Source: an optimization exercise on an open RTL-to-GDS flow (aim: small area). Production flows keep margins and buffers that such runs may drop. Function was checked by simulation only, so behaviour that the tests miss may differ from the original. Some runs may be left out. An edit can pass the tests and still lose a function that they never use.

===== design/flow/config.mk =====
export PLATFORM = sky130hd
export DESIGN_NAME = x_corr
export DESIGN_NICKNAME = x_corr
export VERILOG_FILES = /design/flow/design.v
export SDC_FILE = /design/flow/constraint.sdc
export NUM_CORES = 4
export LEC_CHECK = 0
export CAP_MARGIN = 20
export CORE_MARGIN = 2
export CORE_UTILIZATION = 40
export SLEW_MARGIN = 20

===== design/flow/constraint.sdc =====
create_clock -name core_clock -period 10.0 [get_ports {clk}]
set_input_delay 2.0000 -clock core_clock [delete_from_list [all_inputs] [get_ports {clk}]]
set_output_delay 2.0000 -clock core_clock [all_outputs]
set_load 0.01 [all_outputs]

===== design/flow/design.v =====
`timescale 1ns/1ns
module cpx_multiply #(parameter xi_bits = 12,
		                  parameter xq_bits = 12,
		                  parameter yi_bits = 12,
		                  parameter yq_bits = 12,
		                  parameter i_bits = 24,
		                  parameter q_bits = 24
		                  )
   (input clk,
    input                      rst,
    input                      m_axis_tready,
    input                      m_axis_tvalid,
    input signed [xi_bits-1:0] xi,
    input signed [xq_bits-1:0] xq,
    input signed [yi_bits-1:0] yi,
    input signed [yq_bits-1:0] yq,
    output reg                 s_axis_tready,
    output signed [i_bits-1:0] i,
    output signed [q_bits-1:0] q,
    output reg                 s_axis_tvalid
    );
   reg [2:0]                   pipeline;
   reg signed [(xi_bits + yi_bits)-1:0] 	   i_sub;
   reg signed [(xi_bits + yi_bits)-1:0]      i_sub_out;
   reg signed [(xq_bits + yq_bits)-1:0]      q_add;
   reg signed [(xq_bits + yq_bits)-1:0]      q_add_out;
   reg signed [(xi_bits + yi_bits)-1:0]      xu;
   reg signed [(xi_bits + yi_bits)-1:0]      xu_out;
   reg signed [(xq_bits + yq_bits)-1:0]      yv;
   reg signed [(xq_bits + yq_bits)-1:0]      yv_out;
   reg signed [(xi_bits + yq_bits)-1:0]      xv;
   reg signed [(xi_bits + yq_bits)-1:0]      xv_out;
   reg signed [(xq_bits + yi_bits)-1:0]      yu;
   reg signed [(xq_bits + yi_bits)-1:0]      yu_out;
   assign i = i_sub_out[(xi_bits+yi_bits)-1: (xi_bits+yi_bits-i_bits)];
   assign q = q_add_out[(xq_bits+yq_bits)-1: (xq_bits+yq_bits-q_bits)];
   always @(posedge clk) begin
      if (rst) begin
         xu <= 'd0;
         yv <= 'd0;
         xv <= 'd0;
         yu <= 'd0;
      end else if (m_axis_tvalid & s_axis_tready) begin
         xu <= xi * yi;
         yv <= xq * yq;
         xv <= xi * yq;
         yu <= xq * yi;
      end else begin
         xu <= xu;
         yv <= yv;
         xv <= xv;
         yu <= yu;
      end  
   end
   always @(posedge clk) begin
      if (rst) begin
         xu_out <= 'd0;
         yv_out <= 'd0;
         xv_out <= 'd0;
         yu_out <= 'd0;
         i_sub <= 'd0;
         i_sub_out <= 'd0;
         q_add <= 'd0;
         q_add_out <= 'd0;
      end else if(m_axis_tready) begin
         xu_out <= xu;
         yv_out <= yv;
         xv_out <= xv;
         yu_out <= yu;
         i_sub <= xu_out - yv_out;
         i_sub_out <= i_sub;
         q_add <= xv_out + yu_out;
         q_add_out <= q_add;
      end  
      else begin
         xu_out <= xu_out;
         yv_out <= yv_out;
         xv_out <= xv_out;
         yu_out <= yu_out;
         i_sub <= i_sub;
         i_sub_out <= i_sub_out;
         q_add <= q_add;
         q_add_out <= q_add_out;
      end  
   end  
   always @(posedge clk) begin
      if (rst) begin
         pipeline <= 3'b0;
         s_axis_tvalid <= 1'b0;
      end else begin
         if(m_axis_tvalid & s_axis_tready) begin
            pipeline <= (pipeline << 1) | {2'b00, m_axis_tready};
         end else if (m_axis_tready) begin
            pipeline <= (pipeline << 1);
         end
         s_axis_tvalid <= pipeline[2];
      end
   end  
   always @(posedge clk) begin
      if (rst) begin
         s_axis_tready <= 1'b0;
      end else begin
         s_axis_tready <= m_axis_tready | ~pipeline[0];
      end
   end
endmodule  
`timescale 1ns/1ns
module dot_prod_pip #(parameter xi_bits = 12,
                      parameter xq_bits = 12,
                      parameter yi_bits = 12,
                      parameter yq_bits = 12,
                      parameter i_bits = 24,
                      parameter q_bits = 24,
                      parameter dot_length = 5,
                      parameter dot_length_counter_bits = 3,
                      parameter sum_i_bits = 24,
                      parameter sum_q_bits = 24
                      )
   (input clk,
    input                          rst,
    input                          m_axis_product_tready,
    input                          m_axis_x_tvalid,
    input [xi_bits - 1:0]          xi,
    input [xq_bits - 1:0]          xq,
    input                          m_axis_y_tvalid,
    input [yi_bits - 1:0]          yi,
    input [yq_bits - 1:0]          yq,
    output reg                     s_axis_product_tvalid,
    output reg signed [i_bits-1:0] i,
    output reg signed [q_bits-1:0] q
    );
   wire                            cpx_m_axis_tvalid;
   wire signed [xi_bits + yi_bits -1:0] mult_out_i;
   wire signed [xq_bits + yq_bits -1:0] mult_out_q;
   wire signed [sum_i_bits - 1:0]       mult_out_i_extended;
   wire signed [sum_q_bits - 1:0]       mult_out_q_extended;
   reg signed [sum_i_bits - 1:0]        sum_i;
   reg signed [sum_q_bits - 1:0]        sum_q;
   reg [dot_length_counter_bits:0]      dot_length_counter;
   wire [31:0]                          dot_length_counter_extended;
   wire                                 s_axis_cpx_tvalid;
   wire                                 s_axis_cpx_tready;
   assign cpx_m_axis_tvalid = m_axis_x_tvalid & m_axis_y_tvalid;
   assign mult_out_i_extended = { {(sum_i_bits - (xi_bits + yi_bits)){mult_out_i[xi_bits + yi_bits - 1]}}, mult_out_i};
   assign mult_out_q_extended = { {(sum_q_bits - (xq_bits + yq_bits)){mult_out_q[xq_bits + yq_bits - 1]}}, mult_out_q};
   assign dot_length_counter_extended = { {(31 - dot_length_counter_bits){dot_length_counter[dot_length_counter_bits]}}, dot_length_counter};
   cpx_multiply #(.xi_bits(xi_bits),
                  .xq_bits(xq_bits),
                  .yi_bits(yi_bits),
                  .yq_bits(yq_bits),
                  .i_bits(xi_bits + yi_bits),
                  .q_bits(xq_bits + yq_bits)) cpx_multiply_dot_pip(.clk(clk),
                                                                   .rst(rst),
                                                                   .m_axis_tready(m_axis_product_tready),
                                                                   .m_axis_tvalid(cpx_m_axis_tvalid),
                                                                   .xi(xi),
                                                                   .xq(xq),
                                                                   .yi(yi),
                                                                   .yq(yq),
                                                                   .i(mult_out_i),
                                                                   .q(mult_out_q),
                                                                   .s_axis_tready(s_axis_cpx_tready),
                                                                   .s_axis_tvalid(s_axis_cpx_tvalid));
   always @(posedge clk) begin
      if (rst) begin
         dot_length_counter <= -'d1;
         sum_i <= 'd0;
         sum_q <= 'd0;
      end
      else if (s_axis_cpx_tvalid && m_axis_product_tready) begin
         if (dot_length_counter_extended < (dot_length - 1)) begin
            dot_length_counter <= dot_length_counter + 1'b1;
            sum_i <= sum_i + mult_out_i_extended;
            sum_q <= sum_q + mult_out_q_extended;
         end
         else begin
            dot_length_counter <= 'd0;
            sum_i <= mult_out_i_extended;
            sum_q <= mult_out_q_extended;
         end  
      end  
      else if (m_axis_product_tready) begin
         if(dot_length_counter_extended == (dot_length - 1)) begin
            dot_length_counter <= 'd0;
            sum_i <= 'd0;
            sum_q <= 'd0;
         end
      end
   end  
   always @(posedge clk) begin
      if (rst) begin
         s_axis_product_tvalid <= 1'b0;
         i <= 'd0;
         q <= 'd0;
      end
      else if(dot_length_counter_extended == (dot_length - 1)) begin
         s_axis_product_tvalid <= 1'b1;
         i <= sum_i[sum_i_bits - 1:(sum_i_bits - i_bits)];
         q <= sum_q[sum_q_bits - 1:(sum_q_bits - q_bits)];
      end
      else begin
         s_axis_product_tvalid <= 1'b0;
         i <= i;
         q <= q;
      end
   end
endmodule  
`timescale 1ns/1ns
module arg_max #(parameter buffer_length = 10,
                 parameter index_bits = 4,
                 parameter out_max_bits = 4,
                 parameter i_bits = 12,
                 parameter q_bits = 12
                 )
   (input clk,
    input                           rst,
    input                           m_axis_tvalid,
    input signed [i_bits - 1:0]     xi,
    input signed [q_bits - 1:0]     xq,
    output reg                      s_axis_tready,
    input                           m_axis_tready,
    output reg [out_max_bits - 1:0] out_max,
    output reg [index_bits-1:0]     index,
    output reg                      s_axis_tvalid
    );
   reg signed [index_bits:0]        icounter;
   wire signed [31:0]               icounter_extended;
   reg [i_bits + i_bits - 2:0]      i_square;
   reg [q_bits + q_bits - 2:0]      q_square;
   reg [out_max_bits - 1:0]         argsum;
   reg                              sq_stage_valid;
   reg                              sum_stage_valid;
   reg                              cmp_stage_valid;
   wire                             result_collected;
   reg                              result_collected_buff;
   wire                             result_collected_cond;
   assign icounter_extended = { {(31 - index_bits){icounter[index_bits]}}, icounter};
   assign result_collected = s_axis_tvalid & m_axis_tready;
   assign result_collected_cond = result_collected | result_collected_buff;
   always @(posedge clk) begin
      if (rst) begin
         s_axis_tready <= 1'b0;
      end
      else if (icounter_extended < buffer_length) begin
         s_axis_tready <= 1'b1;
      end
      else if ((icounter_extended == buffer_length) | result_collected_cond) begin
         s_axis_tready <= 1'b1;
      end
      else begin
         s_axis_tready <= 1'b0;
      end
   end
   always @(posedge clk) begin
      if (rst) begin
         i_square <= 'd0;
         q_square <= 'd0;
         sq_stage_valid <= 1'b0;
      end
      else if (m_axis_tvalid & (s_axis_tready)) begin
         i_square <= xi * xi;
         q_square <= xq * xq;
         sq_stage_valid <= 1'b1;
      end else begin
         i_square <= i_square;
         q_square <= q_square;
         sq_stage_valid <= 1'b0;
      end
   end
   always @(posedge clk) begin
      if (rst) begin
         argsum <= 'd0;
         sum_stage_valid <= 1'b0;
      end
      else if (sq_stage_valid) begin
         argsum <= i_square + q_square;
         sum_stage_valid <= 1'b1;
      end
      else if ((icounter_extended == buffer_length -1) && !sq_stage_valid) begin
         argsum <= 'd0;
         sum_stage_valid <= 1'b0;
      end
      else begin
         argsum <= argsum;
         sum_stage_valid <= 1'b0;
      end
   end
   always @(posedge clk) begin
      if (rst) begin
         index <= 'd0;
         out_max <= 'd0;
         cmp_stage_valid <= 1'b0;
      end
      else if ((icounter_extended == 'd0) && !sum_stage_valid && result_collected_cond) begin
         index <= 'd0;
         out_max <= argsum;
         cmp_stage_valid <= 1'b0;
      end
      else if ((argsum > out_max) && sum_stage_valid) begin
         index <= icounter[index_bits - 1:0];
         out_max <= argsum;
         cmp_stage_valid <= 1'b1;
      end
      else if (sum_stage_valid) begin
         index <= index;
         out_max <= out_max;
         cmp_stage_valid <= 1'b1;
      end
      else begin
         index <= index;
         out_max <= out_max;
         cmp_stage_valid <= 1'b0;
      end
   end  
   always @(posedge clk) begin
      if (rst) begin
         icounter <= 'd0;
      end
      else if (icounter_extended < (buffer_length - 1)) begin
         if (sum_stage_valid) begin
            icounter <= icounter + 1'b1;
         end else begin
            icounter <= icounter;
         end
      end
      else if (icounter_extended == (buffer_length - 1)) begin
         icounter <= 'd0;
      end else begin
         icounter <= icounter;
      end
   end  
   always @(posedge clk) begin
      if (rst) begin
         result_collected_buff <= 1'b0;
         s_axis_tvalid <= 1'b0;
      end
      else begin
         result_collected_buff <= result_collected;
         if (result_collected_cond) begin
            s_axis_tvalid <= 1'b0;
         end
         else if (icounter_extended == (buffer_length - 1)) begin
            s_axis_tvalid <= 1'b1;
         end
         else begin
            s_axis_tvalid <= s_axis_tvalid;
         end
      end
   end
endmodule  
`timescale 1ns/1ns
module x_corr #(parameter xi_bits = 12,
                parameter xq_bits = 12,
                parameter yi_bits = 12,
                parameter yq_bits = 12,
                parameter i_bits = 31,
                parameter q_bits = 31,
                parameter length = 102,
                parameter length_counter_bits = 7,
                parameter out_max_bits = 62
                )
   (input clk,
    input                              rst,
    output                             s_axis_tready,
    input [xi_bits - 1:0]              xi,
    input [xq_bits - 1:0]              xq,
    input [yi_bits - 1:0]              yi,
    input [yq_bits - 1:0]              yq,
    input                              m_axis_tvalid,
    input                              m_axis_tready,
    output [out_max_bits - 1:0]        out_max,
    output [length_counter_bits - 1:0] index,
    output                             s_axis_tvalid
    );
   wire                                s_axis_product_tvalid;
   wire                                m_axis_x_tvalid;
   wire                                m_axis_y_tvalid;
   wire                                m_axis_product_tready;
   wire signed [31 - 1:0] i;
   wire signed [31 - 1:0] q;
   assign m_axis_x_tvalid = m_axis_tvalid;
   assign m_axis_y_tvalid = m_axis_tvalid;
   assign m_axis_product_tready = s_axis_tready;
   dot_prod_pip #(.xi_bits(12),
                  .xq_bits(12),
                  .yi_bits(12),
                  .yq_bits(12),
                  .i_bits(31),
                  .q_bits(31),
                  .dot_length(100),
                  .dot_length_counter_bits(7),
                  .sum_i_bits(31),
                  .sum_q_bits(31)
                  ) dp_x_corr (.clk(clk),
                               .rst(rst),
                               .m_axis_product_tready(m_axis_product_tready),
                               .m_axis_x_tvalid(m_axis_x_tvalid),
                               .xi(xi),
                               .xq(xq),
                               .m_axis_y_tvalid(m_axis_y_tvalid),
                               .yi(yi),
                               .yq(yq),
                               .s_axis_product_tvalid(s_axis_product_tvalid),
                               .i(i),
                               .q(q)
                               );
                                  arg_max #(.buffer_length(length),
                                            .index_bits(length_counter_bits),
                                            .out_max_bits(out_max_bits),
                                            .i_bits(31),
                                            .q_bits(31)) arg_max_xc(.clk(clk),
                                                                    .rst(rst),
                                                                    .m_axis_tvalid(s_axis_product_tvalid),
                                                                    .xi(i),
                                                                    .xq(q),
                                                                    .s_axis_tready(s_axis_tready),
                                                                    .m_axis_tready(m_axis_tready),
                                                                    .out_max(out_max),
                                                                    .index(index),
                                                                    .s_axis_tvalid(s_axis_tvalid)
                                                                    );
endmodule  

===== design/flow/run.sh =====
#!/bin/bash
# synth_recipe.tcl (not shown) runs the flow's synth.tcl, then flattens the netlist and writes it again
# the make line also repeats each setting of config.mk as NAME=value (left out here)
make -C /OpenROAD-flow-scripts/flow DESIGN_CONFIG=/design/flow/config.mk WORK_HOME=/design/flow/orfs CLKGATE_MAP_FILE= SYNTH_SCRIPT=/design/flow/synth_recipe.tcl finish

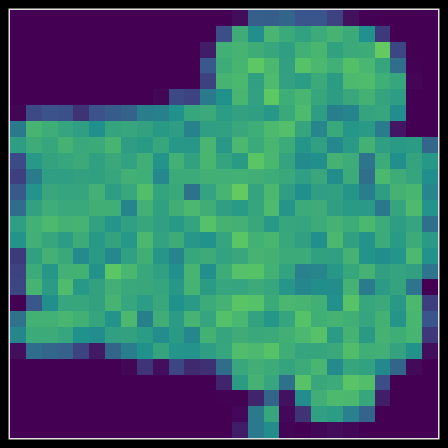
Figure 1: run 1, cell area per tile.
The die is cut into 27 by 27 equal tiles; dark purple is low, yellow is high, 0 to 100% covered.
- fullest tile: 76%
- tiles over 75% full: 0.30%
- mean over tiles: 41%
- emptiest ninth of the die: upper left
- nearly empty tiles: 25%

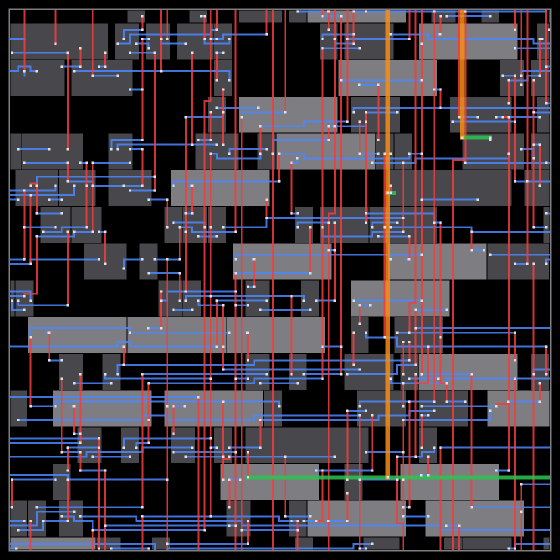
Figure 2: run 1, close-up of the layout.
Window x 116 to 156, y 116 to 156 um. Cells in gray, sequential cells in the stronger gray; small squares are vias.
- met4: orange
- met1: blue
- met2: red
- met3: green
- most frequent: dfxtp_1 (19), nand2_1 (14), nor2_1 (12)
- netlist names of flops here include: dp_x_corr.cpx_multiply_dot_pip.xv (10), dp_x_corr.cpx_multiply_dot_pip.xv_out (8)
- cells with their middle in the window: 90
- sequential cells in the window: 19

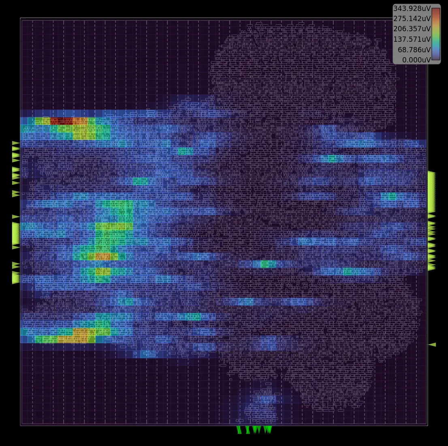
Figure 3: run 1, supply voltage drop heat map.

==> metrics.yaml, run 1 <==
layout:
  syn_to_final_growth_pct: 7.06
  final_cell_area_sq_um: 124000
  mostFrequentLayoutCells: "inv_1 (2920), fa_1 (2420), nand2_1 (1527), ha_1 (821), nor2_1 (737)"
synthesis:
  synth_fa_ha_area_share_pct: 50.7
  yosys.area.top_type: "fa_1"
  synth_warnings: 3
  ys_ff_latch: 690
  seq_area_frac_synth_pct: 11.9
  synth_top_family_by_area: "adder cells"
timing:
  timing.setup.tns_ps: 0
  holdWs_ps: 418
  finalCritPeriodShare_pct: 89.3
  worst_slack_ps: 1070
clocking:
  cts.sinks: 690
  cts_made_buffers: 83
  cts_max_path_buffers: 3
  postCtsHoldBufs: 0
worst_hold_path:
  hold_depth: 1
  whs_endpoint: "arg_max_xc.s_axis_tvalid$_SDFFE_PP0P_"
placed_design:
  place_ws_ps: 1080
  dp_hpwl_um: 244000
setup_path:
  cpMostUsedCell: "fa_1"
  worstPathArrival_ps: 9520
  required_ps: 10600
  max_stage_delay_ps: 620
  crit_path_start_kind: "flop"
  crit_end: "arg_max_xc.q_square[60]$_SDFFE_PP0P_"
  critPathMaxFanout: 9
detailed_routing:
  drt_first_pass_iters: 6
  vias: 81891
  via_per_inst: 4.96
floorplan:
  die_h_um: 542
outcome:
  status: "no timing/DRC/antenna violations"
==> run 1: routing by layer <==
metal	global-route usage, %	vias to the layer above	share of wire, %
li1	-	38610	-
met4	5.33	6	2.8
met3	2.47	354	4.7
met2	34.8	1714	47
met1	28.8	41207	45
met5	0	-	0.014
==> run 1: logic make-up (layout without fill, tap and decap cells) <==
kind of cell	Yosys count	after routing
AO/OA/AOI/OAI	1460	1460
flip-flops	690	690
adder cells (fa/ha/maj)	3241	3241
AND/OR/NAND/NOR	3345	3345
other	0	1
XOR/XNOR	373	373
buffers and inverters	3466	3381
multiplexers	247	247
==> run 1: state kept, by name, summed over array words and instances, names as in the netlist, 31 cells and up <==
register             cells
arg_max_xc.argsum       62
arg_max_xc.out_max      62
arg_max_xc.i_square     60
arg_max_xc.q_square     60
dp_x_corr.i             31
dp_x_corr.q             31
dp_x_corr.sum_i         31
dp_x_corr.sum_q         31
==> run 1: layout make-up <==
type / count / area share, %
repair buffers: 298 / 2.08
inverters: 2931 / 8.87
flip-flops and latches: 690 / 11.1
multi-input cells: 8666 / 71.8
well taps: 3781 / 3.82
diodes: 1 / 0.00202
clock inverters: 29 / 0.343
clock buffers: 123 / 1.93
--- run 2: outline of the changes from run 1 ---
design/flow/design.v: 422 -> 1860 lines; modules unchanged: 0
  cpx_multiply: edited, 105 -> 1102 lines
  dot_prod_pip: edited, 100 -> 632 lines
  arg_max: edited, 142 -> 53 lines
  x_corr: edited, 71 -> 69 lines
==> module x_corr as of run 2 <==
module x_corr #(parameter xi_bits = 12,
                parameter xq_bits = 12,
                parameter yi_bits = 12,
                parameter yq_bits = 12,
                parameter i_bits = 31,
                parameter q_bits = 31,
                parameter length = 102,
                parameter length_counter_bits = 7,
                parameter out_max_bits = 62
                )
   (input clk,
    input                              rst,
    output                             s_axis_tready,
    input [xi_bits - 1:0]              xi,
    input [xq_bits - 1:0]              xq,
    input [yi_bits - 1:0]              yi,
    input [yq_bits - 1:0]              yq,
    input                              m_axis_tvalid,
    input                              m_axis_tready,
    output [out_max_bits - 1:0]        out_max,
    output [length_counter_bits - 1:0] index,
    output                             s_axis_tvalid
    );
   reg rdy;
   always @(posedge clk) rdy <= ~rst;
   assign s_axis_tready = rdy;
   wire v = m_axis_tvalid & rdy;
   reg [6:0]  cnt;
   reg [30:0] sre, sim;
   wire       cnt_lt = (cnt < 7'd99);
   wire       cnt_end = (cnt == 7'd99);
   wire       keep = v ? cnt_lt : ~cnt_end;
   always @(posedge clk) begin
      if (rst)
        cnt <= 7'd127;
      else if (v)
        cnt <= cnt_lt ? cnt + 7'd1 : 7'd0;
      else if (cnt_end)
        cnt <= 7'd0;
   end
   wire [11:0] a = v ? xi : 12'd0;
   wire [11:0] b = v ? xq : 12'd0;
   wire        w = v & (xi == 12'h800) & (xq == 12'h800) &
                   (yi == 12'h800) & (yq == 12'h800);
   wire [30:0] nre, nim;
   cpx_multiply cm (.a(a), .b(b), .c(yi), .d(yq), .w(w),
                    .bre(keep ? sre : 31'd0), .bim(keep ? sim : 31'd0),
                    .nre(nre), .nim(nim));
   always @(posedge clk) begin
      sre <= nre;
      sim <= nim;
   end
   reg [2:0]   st;
   wire [59:0] mag;
   wire        start = cnt_end & ~rst;
   always @(posedge clk) begin
      if (rst)
        st <= 3'd0;
      else if (start)
        st <= 3'd1;
      else if (st != 3'd0)
        st <= st + 3'd1;
   end
   dot_prod_pip mg (.clk(clk), .load(cnt_end), .st(st), .re(sre), .im(sim),
                    .mag(mag));
   arg_max am (.clk(clk), .rst(rst), .sum_valid(st == 3'd7), .mag(mag),
               .m_axis_tready(m_axis_tready), .out_max(out_max),
               .index(index), .s_axis_tvalid(s_axis_tvalid));
endmodule  
==> module arg_max as of run 2 <==
module arg_max
  (input             clk,
   input             rst,
   input             sum_valid,
   input [59:0]      mag,
   input             m_axis_tready,
   output [61:0]     out_max,
   output reg [6:0]  index,
   output reg        s_axis_tvalid
   );
   reg [6:0]  icounter;
   reg [59:0] omax;
   reg        result_collected_buff;
   wire       result_collected = s_axis_tvalid & m_axis_tready;
   wire       result_collected_cond = result_collected | result_collected_buff;
   wire       last = (icounter == 7'd101);
   assign out_max = {2'b00, omax};
   always @(posedge clk) begin
      if (rst) begin
         index <= 7'd0;
         omax <= 60'd0;
      end
      else if ((icounter == 7'd0) && !sum_valid && result_collected_cond) begin
         index <= 7'd0;
         omax <= 60'd0;
      end
      else if (sum_valid && (mag > omax)) begin
         index <= icounter;
         omax <= mag;
      end
   end
   always @(posedge clk) begin
      if (rst)
        icounter <= 7'd0;
      else if (last)
        icounter <= 7'd0;
      else if (sum_valid)
        icounter <= icounter + 7'd1;
   end
   always @(posedge clk) begin
      if (rst) begin
         result_collected_buff <= 1'b0;
         s_axis_tvalid <= 1'b0;
      end
      else begin
         result_collected_buff <= result_collected;
         if (result_collected_cond)
           s_axis_tvalid <= 1'b0;
         else if (last)
           s_axis_tvalid <= 1'b1;
      end
   end
endmodule  
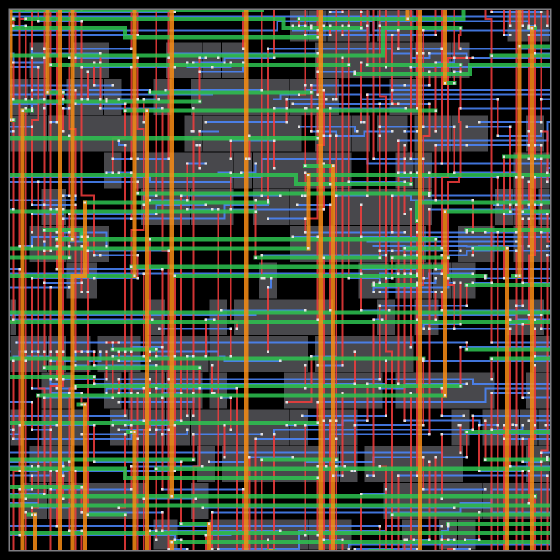
Figure 4: run 2, close-up of the layout.
Window x 63 to 103, y 63 to 103 um. Cells in gray, sequential cells in the stronger gray; small squares are vias.
- met2: red
- met3: green
- met1: blue
- met4: orange
- sequential cells in the window: 0
- cells with their middle in the window: 111
- most frequent: inv_1 (21), fa_1 (20), nand2_1 (19)

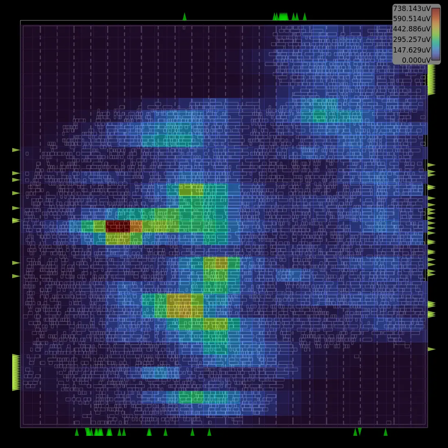
Figure 5: run 2, supply voltage drop heat map.

==> run 2 against run 1 <==
- design area fell by 63%
- non-clock buffer count fell by 25
- still clean on timing, DRC and antenna
- highest routed layer unchanged
- register-to-register slack improved by 480 ps
==> metrics.yaml, run 2 <==
detailed_routing:
  drt_first_pass_iters: 8
  via_per_inst: 6.06
  vias: 41620
synthesis:
  syn_inst: 5716
  synth_fa_ha_area_share_pct: 28.2
  synth_top_family_by_area: "adder cells"
  seq_area_frac_synth_pct: 13.9
  ys_ff_latch: 271
  yosys.area.top_type: "fa_1"
  synth.most_common_cell: "nand2_1"
setup_path:
  cpMostUsedCell: "fa_1"
  critPathMaxFanout: 28
  crit_chain: "clkdlybuf4s50_1 > and3_2 > buf_4 > o221ai_1 > a222oi_1 > fa_1 > inv_1 > fa_1 > fa_1 > inv_1 > fa_1 > fa_1 > ha_1 > o21a_1 > o21ai_0 > o31ai_2 > a211oi_2 > o21ai_1 > a21oi_1 > nand3b_1 > or3_1 > a311oi_1"
  crit_slowest_cell: "clkdlybuf4s50_1"
  worstPathArrival_ps: 9560
  crit_path_start_kind: "input pin"
  required_ps: 10520
timing:
  holdWs_ps: 432
  worst_slack_ps: 953
  timing.setup.tns_ps: 0
  finalCritPeriodShare_pct: 90.5
layout:
  syn_to_final_growth_pct: 6.87
  inv_count: 587
  multi_input_gates: 4273
  register_area_sq_um: 6050
  clock_buffers: 35
  buf_share_pct: 5.03
  antenna_cells: 0
  area_share_clock_buf_inv_pct: 2.34
  buffers: 273
  reg_top3: "am.omax x60, mg.mag x60"
  seq-cell-share_pct: 13.0
  multi_input_area_share_pct: 71.1
  final_cell_area_sq_um: 46500
  mostFrequentLayoutCells: "nand2_1 (621), inv_1 (584), a21oi_1 (528), nor2_1 (514), fa_1 (433)"
  design.seq.count: 271
  dominant_cells: "multi-input combinational cells"
clocking:
  cts_made_buffers: 31
  postCtsHoldBufs: 0
  cts_max_path_buffers: 3
  postCtsSetupBuffers: 0
  cts.sinks: 271
global_routing:
  antenna_found_initial: 2
outcome:
  status: "no timing/DRC/antenna violations"
placed_design:
  place_ws_ps: 449
  dp_hpwl_um: 112000
floorplan:
  nWellTaps: 1403
  die_h_um: 334
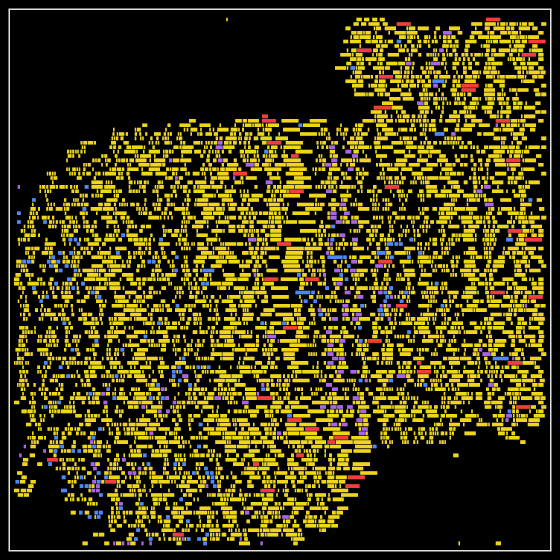
Figure 6: run 2, drive-strength map.
- drive 3 to 4: blue (cells 170; share 3.1%)
- drive 1 or less: yellow (cells 5111; share 94%)
- drive 6 and up: red (cells 46; share 0.84%)
- drive 2: purple (cells 134; share 2.5%)

==> run 2: cell families after synthesis <==
family,count (synthesis)
buffers and inverters,1173
AOI/OAI and AO/OA,1832
and+or+nand+nor,1416
adders and majority gates,729
muxes,130
xor gates and xnor gates,164
other,1
DFF,271
==> run 2: worst reg2reg max path: cells and delay by family (launching register included) <==
kind	cells	cell delay, ps
simple gates	5	1370
fa+ha+maj	6	2850
buf+inv	4	560
compound gates	11	3030
flops	1	360
xor+xnor	1	190
==> run 2: worst paths after layout <==
check | from | endpoint | slack [ps] | cells after the start
worst max-delay path | m_axis_tvalid | sim[27]$_DFF_P_ | 950 | 22
worst min-delay path | sre[17]$_DFF_P_ | mg.ore[17]$_DFFE_PP_ | 430 | 0
worst max register to register | st[0]$_SDFFE_PP0P_ | mg.mag[55]$_DFF_P_ | 1550 | 27
worst min register to register | sre[17]$_DFF_P_ | mg.ore[17]$_DFFE_PP_ | 430 | 0
==> run 2: per-layer routing <==
layer  up-vias  wire length, um  share of wire [%]  global-route usage [%]
met4         4             4650                3.1                    7.05
met3       299            15100                 10                    3.95
met1     19946            63500                 43                    36.8
met2      2157            64900                 44                    40.8
li1      19214                -                  -                       -
met5         -               26              0.018                       0

## port drivers added, routing unchanged
How much do the figures lean on ideal ports? The routed layouts below were timed once more, with nothing changed but the port constraints. Step 1 (the two cells are an assumption about what drives the block):
set clk [get_ports {clk}]
set_driving_cell -lib_cell sky130_fd_sc_hd__clkbuf_16 $clk
set_driving_cell -lib_cell sky130_fd_sc_hd__buf_2 [delete_from_list [all_inputs] $clk]
Step 2, shift: input delay + t, output delay - t, t = (earliest + latest rising clock arrival at the registers) / 2. This alone moves slack from input paths to output paths. Three values: ideal, step 1, step 2; two values: the first two.
| run | t, ns | setup WS [ns] | worst hold slack (ns) | cell pins on the clock port's net |
|---|---|---|---|---|
| run 1 | 0.784 | 1.075 / 1.075 / 1.075 | 0.418 / 0.418 / 0.418 | 1 |
| run 2 | 0.657 | 0.953 / 0.993 / 0.337 | 0.432 / 0.432 / 0.432 | 1 |
After both steps setup and hold are still met in every run listed. For run 2, which loses most, drivers alone change the setup slack by +0.040 ns; drivers and shift together by -0.616 ns.
